This design comes from an exercise in tuning for small area on the open sky130 flow, not from production work.
At most, simulation tests tie the RTL to the original design; equivalence was not proved.
The series may have gaps, and a smaller design here may also do less where the tests do not look.
Only the layout flow was run in run 2; the RTL was not checked for function there.

Figure 1. Critical path on the layout (run 1).
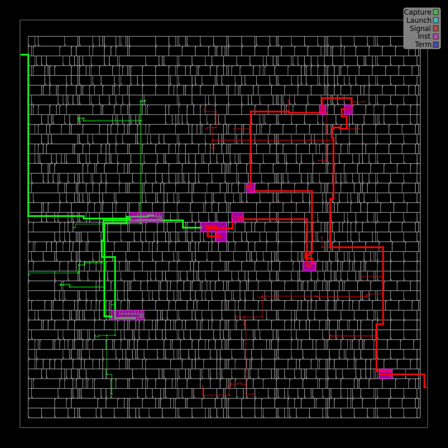
Figure 2. Cell classes on the final placement (run 1).
(4 px per um)
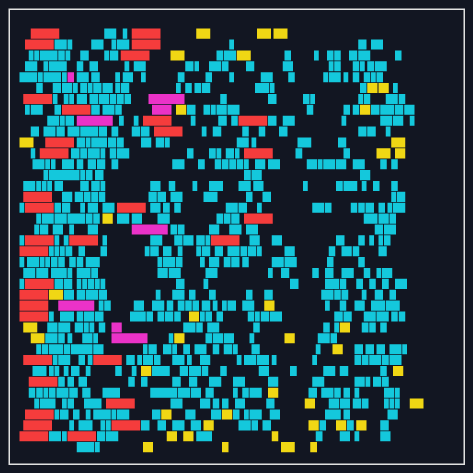
Figure 3. Cell area per tile (run 1).
(3 px per um) 11 x 11 tiles, from white (low) to dark blue (high), 0 to 100% covered.
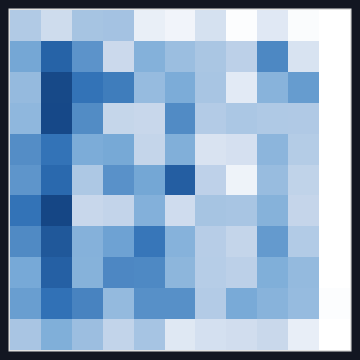
Figure 4. Supply network (run 1).
(4 px per um) Pins as bars on the die edge.
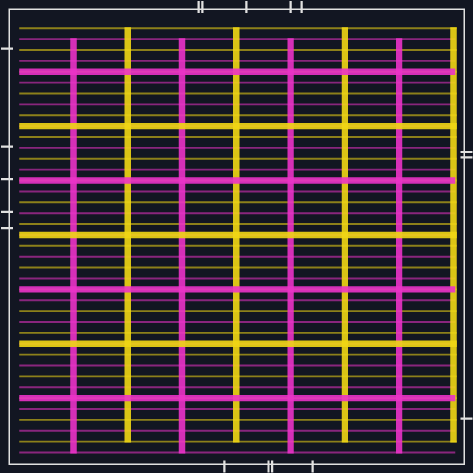
$ cat flow/run.sh
#!/bin/bash
# synth_recipe.tcl (not shown) runs the flow's synth.tcl, then flattens the netlist and writes it again
# the make line also repeats each setting of config.mk as NAME=value (left out here)
make -C /OpenROAD-flow-scripts/flow DESIGN_CONFIG=/design/flow/config.mk WORK_HOME=/design/flow/orfs CLKGATE_MAP_FILE= SYNTH_SCRIPT=/design/flow/synth_recipe.tcl finish
$ cat flow/config.mk
export PLATFORM = sky130hd
export DESIGN_NAME = h_lcd
export DESIGN_NICKNAME = h_lcd
export VERILOG_FILES = /design/flow/design.v
export SDC_FILE = /design/flow/constraint.sdc
export NUM_CORES = 4
export LEC_CHECK = 0
export CAP_MARGIN = 20
export CORE_MARGIN = 2
export CORE_UTILIZATION = 40
export SLEW_MARGIN = 20
$ cat flow/constraint.sdc
create_clock -name core_clock -period 5.0 [get_ports {clk_in}]
set_input_delay 1.0000 -clock core_clock [delete_from_list [all_inputs] [get_ports {clk_in}]]
set_output_delay 1.0000 -clock core_clock [all_outputs]
set_load 0.01 [all_outputs]
$ cat flow/design.v
`timescale 1ns / 1ps
module h_gandata(
input [2:0] state,
input eval,
input success,
output reg [127:0] lcd_h0,
output reg [127:0] lcd_h1
    );
localparam IDLE = 3'b000;
localparam WAIT = 3'b001;
localparam OPEN = 3'b010;
localparam CLOSE = 3'b011;
localparam NEW = 3'b100;
localparam EXIT = 3'b101;
localparam WRONG = 3'b110;
localparam WARNING = 3'b111;
always @(*) begin
    if (state == IDLE) begin
        lcd_h0="Enter password  ";
        lcd_h1="    to open     ";
    end
    else if (state == WAIT) begin
        lcd_h0="Correct, press #";
        lcd_h1="open or 3* new  ";
    end
    else if (state == NEW) begin
        lcd_h0="Enter new pass  ";
        lcd_h1="Save press # 3s ";
    end
    else if (state == EXIT && success == 1) begin
        lcd_h0="Successfully sav";
        lcd_h1="e new pass, EXIT";
    end
    else if (state == EXIT && success == 0) begin
        lcd_h0="Fail to save new";
        lcd_h1="pass, EXIT      ";
    end
    else if (state == OPEN && eval == 0) begin
        lcd_h0="Door opening    ";
        lcd_h1="To close press #";
    end
    else if (state == OPEN && eval == 1) begin
        lcd_h0="Open over 30s   ";
        lcd_h1="Please press #,*";
    end
    else if (state == CLOSE) begin
        lcd_h0="Door close in 10";
        lcd_h1="To open press # ";
    end
    else if (state == WARNING) begin
        lcd_h0="Wrong pass!     ";
        lcd_h1="Try again       ";
    end
    else if (state == WRONG) begin
        lcd_h0="Wrong pass!     ";
        lcd_h1="Wait after:     ";
    end
    else begin
        lcd_h0="                ";
        lcd_h1="      ^.^       ";
    end
end
endmodule
`timescale 1ns / 1ps
module h_khoitao_ht(
input clk,
input rst,
input [127:0] lcd_h0,
input [127:0] lcd_h1,
output rs,
output e,
output [7:0] data
    );
     parameter [3:0] 
        LCD_INIT = 4'b0000,
        LCD_ADDR_L0 = 4'b0001,
        LCD_DATA_L0 = 4'b0010,
        LCD_ADDR_L1 = 4'b0011,
        LCD_DATA_L1 = 4'b0100,
        LCD_IDLE = 4'b1001,
        LCD_PRE = 4'b1010;
     wire[7:0] lcd_h0b[0:15];
     wire[7:0] lcd_h1b[0:15];
     reg [3:0] state;
     reg [15:0] slx;
     reg [3:0] ptr;
     reg rsr;
     reg er;
     reg [7:0] datar;
     wire [7:0] cmd [0:6];
     assign e = er;
     assign rs = rsr;
     assign data= datar;
     assign cmd[0]=8'h30;  
     assign cmd[1]=8'h38;  
     assign cmd[2]=8'h0C;  
     assign cmd[3]=8'h01;  
     assign cmd[4]=8'h06;  
     assign cmd[5]=8'h0F;  
     generate
     genvar i;
     for(i=1;i<17;i=i+1)
     begin:for_name
        assign lcd_h0b[16-i] = lcd_h0[i*8-1: i*8-8];
        assign lcd_h1b[16-i] = lcd_h1[i*8-1: i*8-8];
    end
    endgenerate
    always@(posedge clk) begin
    if (rst) begin
        state <= LCD_INIT;
        slx <= 16'd0;
        ptr <= 4'd0;
        rsr <= 1'b0;
        er <= 1'b0;
        datar <= 8'd0;
    end
    else
    case(state)
      LCD_PRE:
      begin  
        slx <= slx + 15'd1;
        if(slx == 15'd2000) begin
        slx <= 15'd0;
        state <= LCD_INIT;
        end
      end
      LCD_INIT:
        begin  
        slx <= slx + 15'd1;
        case (slx)
        15'd16: begin
            rsr <= 1'b0;  
            datar <= cmd[0];  
        end
        15'd20: er <= 1'b1;  
        15'd40: er <= 1'b0;  
        15'd46: begin
            rsr <= 1'b0;
            datar <= cmd[0];  
        end
        15'd50: er <= 1'b1;  
        15'd70: er <= 1'b0;  
        15'd96: begin
            rsr <= 1'b0;
            datar <= cmd[1];  
        end
        15'd100: er <= 1'b1;
        15'd120: er <= 1'b0;
        15'd140: begin
            rsr <= 1'b0;
            datar <= cmd[2];  
        end
        15'd145: er <= 1'b1;
        15'd165: er <= 1'b0;
        15'd185: begin
            rsr <= 1'b0;
            datar <= cmd[3];  
        end
        15'd190: er <= 1'b1;
        15'd195: er <= 1'b0;
        15'd510: begin
            rsr <= 1'b0;
            datar <= cmd[4];  
        end
        15'd515: er <= 1'b1;
        15'd535: er <= 1'b0;
        15'd600: begin
            slx <= 15'd0;
            state <= LCD_ADDR_L0;  
          end
          endcase
          end
        LCD_ADDR_L0:
        begin
            slx <= slx+15'd1;
            datar <= 8'h80;  
            rsr <= 1'b0;
            if(slx==15'd10) er <= 1'b1;  
            else if(slx==15'd11) er <= 1'b0;  
            else if(slx==15'd12) begin
                slx <= 15'd0;
                ptr <= 4'd0;
                state <= LCD_DATA_L0;
            end
        end
        LCD_DATA_L0:
        begin
            slx <= slx+15'd1;
            datar <= lcd_h0b[ptr];
            rsr <= 1'b1;
            if(slx==15'd10) er <= 1'b1;  
            else if(slx==15'd11) er <= 1'b0;  
            else if(slx==15'd12) begin
                slx <= 15'd0;
                if(ptr==4'd15) state <= LCD_ADDR_L1;
                else ptr <= ptr+4'd1;
                end
        end
        LCD_ADDR_L1:
        begin
            slx <= slx+15'd1;
            datar <= 8'hc0;  
            rsr <= 1'b0;
            if(slx==15'd10) er <= 1'b1;  
            else if(slx==15'd11) er <= 1'b0;  
            else if(slx==15'd12) begin
                slx <= 15'd0;
                ptr <= 4'd0;
                state <= LCD_DATA_L1;
            end
        end
        LCD_DATA_L1:
        begin
            slx <= slx+15'd1;
            datar <= lcd_h1b[ptr];
            rsr <= 1'b1;
            if(slx==15'd10) er <= 1'b1;  
            else if(slx==15'd11) er <= 1'b0;  
            else if(slx==15'd12) begin
                slx <= 15'd0;
                if(ptr==4'd15) state <= LCD_IDLE;
                else ptr <= ptr+4'd1;
                end
        end
        LCD_IDLE:
        begin
        slx <= slx+15'd1;
        if(slx == 15'd5) begin
            slx <= 15'd0;
            state <= LCD_ADDR_L0;
            end
        end  
        endcase
    end
endmodule
`timescale 1ns / 1ps
module h_lcd(
input [2:0] state,
input eval,
input success,
input clk_in,
input rst,
output rs,
output e,
output [7:0] data
    );
wire [127:0] lcd_h0;
wire [127:0] lcd_h1;
h_gandata IC1 (
        .state(state),
        .eval(eval),
        .success(success),
        .lcd_h0(lcd_h0),
        .lcd_h1(lcd_h1)
        );
h_khoitao_ht IC2(
        .clk(clk_in),
        .rst(rst),
        .lcd_h0(lcd_h0),
        .lcd_h1(lcd_h1),
        .rs(rs),
        .e(e),
        .data(data)
        );
endmodule
==> out/metrics.yaml, run 1 <==
cp_max_fo: 19
synth-compound-area-share: 0.356
max_stage_delay_ns: 0.88
synth_edf_count: 0
grt_pass1_vias: 6066
antenna_found_initial: 0
worstPathArrival_ns: 4.15
multi_input_area_sq_um: 3760
wire_per_inst_um: 29.3
drt_wl_total_mm: 24.9
synth_cell_types: 77
overflow: 0
ys_ff_latch: 34
skew_ns: 0.00869
yosysTopAreaCell: "dfxtp_1"
grt_use_total: 0.384
vias: 6396
finalNonFillerCells: 850
synth_top_family_by_area: "compound AO/OA/AOI/OAI gates"
synthMuxAreaShare: 0.0131
ys.flop_type: "dfxtp_1"
design.die.area_sq_um: 12800
report.final.hold_viol_count: 0
syn_avg_cell_area_sq_um: 6.54
synth_area_sq_um: 4780
areaGrowthSynthToFinish_pct: 7.85
cp-start-kind: "input pin"
fp-row-count: 39
status: "no timing/DRC/antenna violations"
grt_first_pass_wirelength_mm: 37.4
clkSlewWorstSetupHoldPaths_ns: 0.06
ant_nets: 0
rsz0062_at_grt: "no"
cap_viol_max_count: 0
final-max-slew-violation-count: 0
synthArstFlopShare: 0
## Picture notes: Figure 1
Final Worst Setup Slack: 1.00 ns
Period minus WS final: 4.00 ns
Fin Setup TNS: 0 ns

## Picture notes: Figure 2
other buffers and delay cells: marked yellow, cells 41, share of their area 6.7%. combinational and other logic: marked cyan, cells 624, share of their area 77%. flops: marked red, cells 34, share of their area 14%. clock drivers and dummy loads: marked magenta, cells 8, share of their area 3.0%.
sequential cell area share: 0.132
core area: 11600 sq um

## Picture notes: Figure 3
The fullest tile reaches 91%. The mean over all tiles is 39%. 6.6% of the tiles are over 75% full. 9.9% of the tiles are nearly empty.
Starting Density: 0.414
Layout Utilization: 0.446

## Picture notes: Figure 4
VDD: marked yellow. VSS: marked magenta.
40 met1 rails follow the rows. 17 signal pins sit on the boundary.
chip height: 113 um

[run 1: final cells by class]
type / count / area share
multi-input cells: 609 / 0.729
flip-flops and latches: 34 / 0.132
repair buffers: 41 / 0.0645
well taps: 143 / 0.0347
clock buffers: 6 / 0.0269
inverters: 15 / 0.0109
clock inverters: 2 / 0.00243
[run 1: cells by family after synthesis]
| logic type | count (synthesis) |
|---|---|
| AO/OA/AOI/OAI | 260 |
| flip-flops | 34 |
| adder cells (fa/ha/maj) | 9 |
| XOR/XNOR | 20 |
| multiplexers | 6 |
| AND/OR/NAND/NOR | 314 |
| buffers and inverters | 88 |
[run 1: state kept, by name, summed over array words and instances (netlist names)]
register / cells
IC2.datar: 8
IC2.slx: 16
IC2.er: 1
IC2.state: 4
IC2.ptr: 4
IC2.rsr: 1
[run 1: worst paths after layout]
path                                    from      endpoint  slack [ns]  cells after the start
worst max register to register    IC2.ptr[2]  IC2.datar[3]        1.55                      8
worst min register to register  IC2.datar[7]  IC2.datar[7]        0.49                      2
worst min-delay path            IC2.datar[7]  IC2.datar[7]        0.49                      2
worst max-delay path                 success  IC2.datar[3]        1.00                      7
[run 1: cell usage after synthesis, types with 13 or more instances]
cell type,instances
nand3b_1,13
nor3_1,25
o21ai_0,52
inv_1,15
nand4_1,17
nand3_1,20
buf_2,13
o22ai_1,18
nand2b_1,13
nor2_1,85
clkbuf_1,48
nor2b_1,16
a21oi_1,74
dfxtp_1,34
nand2_1,53
[run 1: worst register-to-register path, cell delays in order, from the launching register on]
cell,delay (ns)
dfxtp_1,0.97
buf_4,0.34
and3b_1,0.46
nor3_1,0.29
a21oi_1,0.06
o221ai_1,0.22
or4b_1,0.51
a221oi_1,0.35
o41ai_1,0.12
[run 1: layer usage]
layer  global-route usage  up-vias  routed length [um]
met3               0.0616      149                2730
met1                0.474     2982                9180
met5                    0        -                   0
met4                0.249        0                2020
li1                     -     2713                   -
met2                0.620      552               11000
[run 1: stage by stage]
stage                     setup WS (ns)  area, sq um
after floorplan                    2.16         4780
after CTS                          1.20         5160
after detailed placement          0.869         5010
final                              1.00         5160
after global routing               1.03         5160
after global placement             1.03         5000
## Run 2: large edit since run 1, in outline
flow/design.v: 265 -> 2264 lines; modules unchanged: 0
  h_lcd: edited, 29 -> 2264 lines
  removed: h_gandata, h_khoitao_ht
==> flow/flow/run.sh (new file) <==
#!/bin/bash
# Layout flow: the standard ORFS flow (standard.sh) with these changes,
# all aimed at cell area:
#  - synthesis maps the logic with an area-only ABC script
#    (flow/abc_area.script: strash; dch -f; map -a) in place of ORFS's
#    abc_area.script, which maps for delay and then buffers and upsizes;
#    Yosys's own early ABC run and the half/full-adder extraction are skipped
#    (SYNTH_ARGS=-noabc, ADDER_MAP_FILE empty), so ABC sees the design's
#    logic as written;
#  - the port buffers are sky130_fd_sc_hd__buf_1.
# Every script is ORFS's own, copied unchanged apart from abc_area.script.
# All tool output goes to make.log and to ORFS's logs under orfs/logs.
set -euo pipefail
W=$(pwd)
rm -rf "$W/scripts"
cp -r "$FLOW_HOME/scripts" "$W/scripts"
cp "$W/flow/abc_area.script" "$W/scripts/abc_area.script"
bash "$W/standard.sh" SCRIPTS_DIR="$W/scripts" SYNTH_ARGS=-noabc ADDER_MAP_FILE= \
  BUFFER_PORTS_ARGS="-buffer_cell sky130_fd_sc_hd__buf_1" finish > "$W/make.log" 2>&1
==> flow/flow/abc_area.script (new file) <==
strash
dch -f
map -a
topo
==> flow/standard.sh (new file) <==
#!/bin/bash
# synth_recipe.tcl (not shown) runs the flow's synth.tcl, then flattens the netlist and writes it again
# the make line also repeats each setting of config.mk as NAME=value (left out here)
make -C /OpenROAD-flow-scripts/flow DESIGN_CONFIG=/design/flow/config.mk WORK_HOME=/design/flow/orfs CLKGATE_MAP_FILE= SYNTH_SCRIPT=/design/flow/synth_recipe.tcl "${@:-finish}"
--- a/flow/config.mk
+++ b/flow/config.mk
@@ -6,6 +6,10 @@
 export NUM_CORES = 4
 export LEC_CHECK = 0
+export ABC_AREA = 1
 export CAP_MARGIN = 20
 export CORE_MARGIN = 2
-export CORE_UTILIZATION = 40
+export CORE_UTILIZATION = 30
+export GPL_TIMING_DRIVEN = 0
+export PLACE_DENSITY = 0.45
+export SETUP_SLACK_MARGIN = 0.4
 export SLEW_MARGIN = 20
removed: flow/run.sh
Figure 5. Supply network (run 2).
(4 px per um) Pins as bars on the die edge.
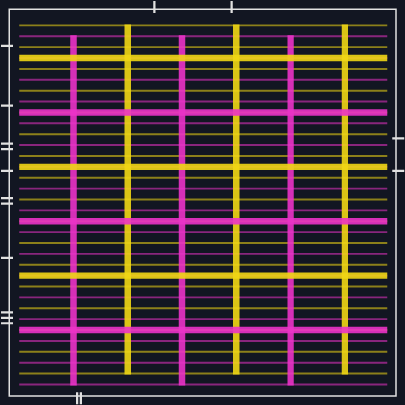
VSS: marked magenta. VDD: marked yellow.
34 met1 rails follow the rows. The core has 33 rows. 6 straps on met4. 6 straps on met5. 17 signal pins sit on the boundary.

Figure 6. Cell classes on the final placement (run 2).
(6 px per um)
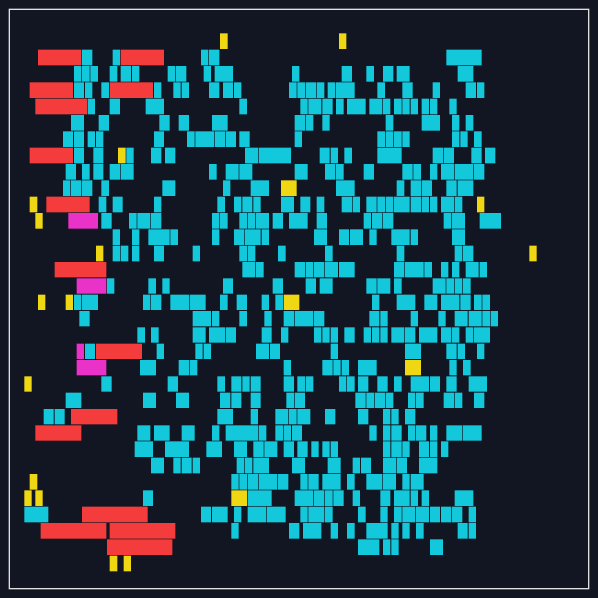
final instance area: 2940 sq um
Std-Cell Rows: 33
Layout Utilization: 0.356
sequential cell area share: 0.120
core area: 8260 sq um

==> run 2 against run 1 <==
Effect of this change: still clean on timing, DRC and antenna; synthesized cell count is 36% lower; register-to-register slack better by 0.48 ns; count of clock-buffer cells in the layout fell by 2; critical path type is now reg -> out.
==> out/metrics.yaml, run 2 <==
status: "no timing/DRC/antenna violations"
vias: 4128
synthArstFlopShare: 0
finalWorstPathRequiredPeriod_ns: 4.71
syn_avg_cell_area_sq_um: 5.43
cp_max_fo: 14
nets: 503
clkSlewWorstSetupHoldPaths_ns: 0.06
drt_wl_total_mm: 15.7
overflow: 0
path_class: "reg -> out"
areaGrowthSynthToFinish_pct: 15.0
cap_viol_max_count: 0
chipHeight_um: 96.3
reg_top3: "k: 4 flops, m: 4 flops, p: 4 flops"
design.die.area_sq_um: 9280
cp-start-kind: "register"
ys_ff_latch: 15
rsz0062_at_grt: "yes"
path_delay_family: "compound AO/OA/AOI/OAI gates"
skew_ns: 0.00222
synth_area_sq_um: 2560
grt_pass1_vias: 3881
ys_top_cells_by_count: "nor2_1 (108), clkinv_1 (82), nand2_1 (45)"
yosysTopAreaCell: "nor2_1"
wire_per_inst_um: 26.1
synth_cell_types: 29
ys.flop_type: "dfxtp_1"
crit_slowest_cell: "a2111oi_0"
antenna_found_initial: 0
initial_core_util: 0.310
grt_first_pass_wirelength_mm: 23.3
gp_congestion: 1.08
worstPathArrival_ns: 3.71
report.final.hold_viol_count: 0
synth_edf_count: 4
final-max-slew-violation-count: 0
clock_sinks: 15
setup_tns_ns: 0
finalNonFillerCells: 600
grt_use_total: 0.345
ant_nets: 0
max_stage_delay_ns: 0.54
placed_area_sq_um: 2750
route.detailed.drc: 0
yosysMostFrequentCell: "nor2_1"
Figure 7. I/O nets highlighted (run 2).
(4 px per um)
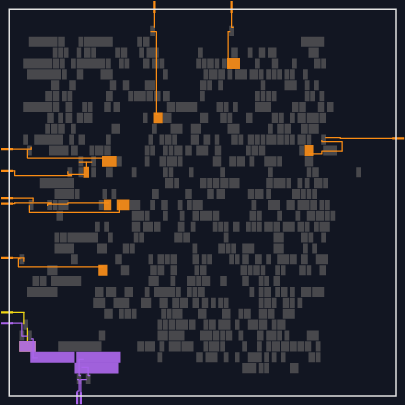
eval: marked yellow, bits 1, direction input, edge west, end cells 1, buffers 1, wire 10.0 um. state: marked purple, bits 3, direction input, edge 2 south, 1 west, end cells 4, buffers 3, wire 32.7 um. data: marked orange, bits 8, direction output, edge 5 west, 2 north, 1 east, end cells 8, buffers 8, wire 214 um.
Ports: 17
Buffers on Ports: 16

[run 2: cell types whose count changed after synthesis, moves of 15 or more]
cell | before | now
nor2b_1 | 16 | 0
dfxtp_1 | 34 | 11
clkinv_1 | 0 | 82
a21oi_1 | 74 | 37
nor2_1 | 85 | 108
clkbuf_1 | 48 | 0
inv_1 | 15 | 0
[run 2: per-stage QoR]
stage          setup WS, ns  utilization
2_1_floorplan          1.22            -
3_3_place_gp         -0.886        0.333
5_1_grt               0.335        0.356
6_report              0.289        0.356
3_5_place_dp         -0.528        0.333
4_1_cts               0.252        0.346
[run 2: timing repair]
action | CTS | global route
buffers inserted | 1 | 3
setup endpoints to repair | 7 | 6
gates resized for setup | 24 | 18
hold buffers | 0 | 0
pin swaps | 0 | 1
[run 2: path summary, 6_finish.rpt]
path	from	to	slack, ns	depth (start not counted)
worst max-delay path	p[1]	data[1]	0.29	9
worst min-delay path	k[0]	k[0]	0.51	1
worst max register to register	p[2]	m[1]	2.03	7
worst min register to register	k[0]	k[0]	0.51	1
[run 2: logic make-up (layout without fill, tap and decap cells)]
family                 count (synthesis)  in the layout  share of synthesized area
and+or+nand+nor                      223            223                      0.370
DFF                                   15             15                      0.133
buffers and inverters                 82            106                      0.120
muxes                                  1              1                    0.00440
AOI/OAI and AO/OA                    150            150                      0.372
[run 2: layout make-up]
cell class | instances | area [sq um]
multi-input cells | 374 | 1990
clock buffers | 4 | 45.0
well taps | 105 | 131
flip-flops and latches | 15 | 352
fillers | 987 | 5320
repair buffers | 20 | 90.1
inverters | 82 | 330
[run 2: layer usage]
layer,vias up,track usage,part of all wire
met4,0,0.242,0.094
met2,411,0.521,0.41
met5,-,0,0
li1,1761,-,-
met1,1822,0.428,0.36
met3,134,0.0838,0.13

port drivers added, routing unchanged:
In the flow no input, the clock included, has a driving cell. The finished layouts below were timed again as built, in two steps. Step 1 sets driving cells, clkbuf_16 on the clock port and buf_2 on the other inputs (assumed; they add their load-dependent delay and slew). Step 2, shift: input delay + t, output delay - t, t = (earliest + latest rising clock arrival at the registers) / 2. This alone moves slack from input paths to output paths. Slacks: ideal / step 1 / step 2; pairs: ideal / step 1.
run	shift t [ns]	setup WS [ns]	worst data-port slew with drivers (ns)
run 1	0.325	1.004 / 1.012 / 0.688	0.03
run 2	0.266	0.289 / 0.265 / 0.531	0.03
After both steps setup and hold are still met in every run listed. The setup slack of run 1, which loses most, moves by +0.008 ns with the drivers and by -0.316 ns with both steps.
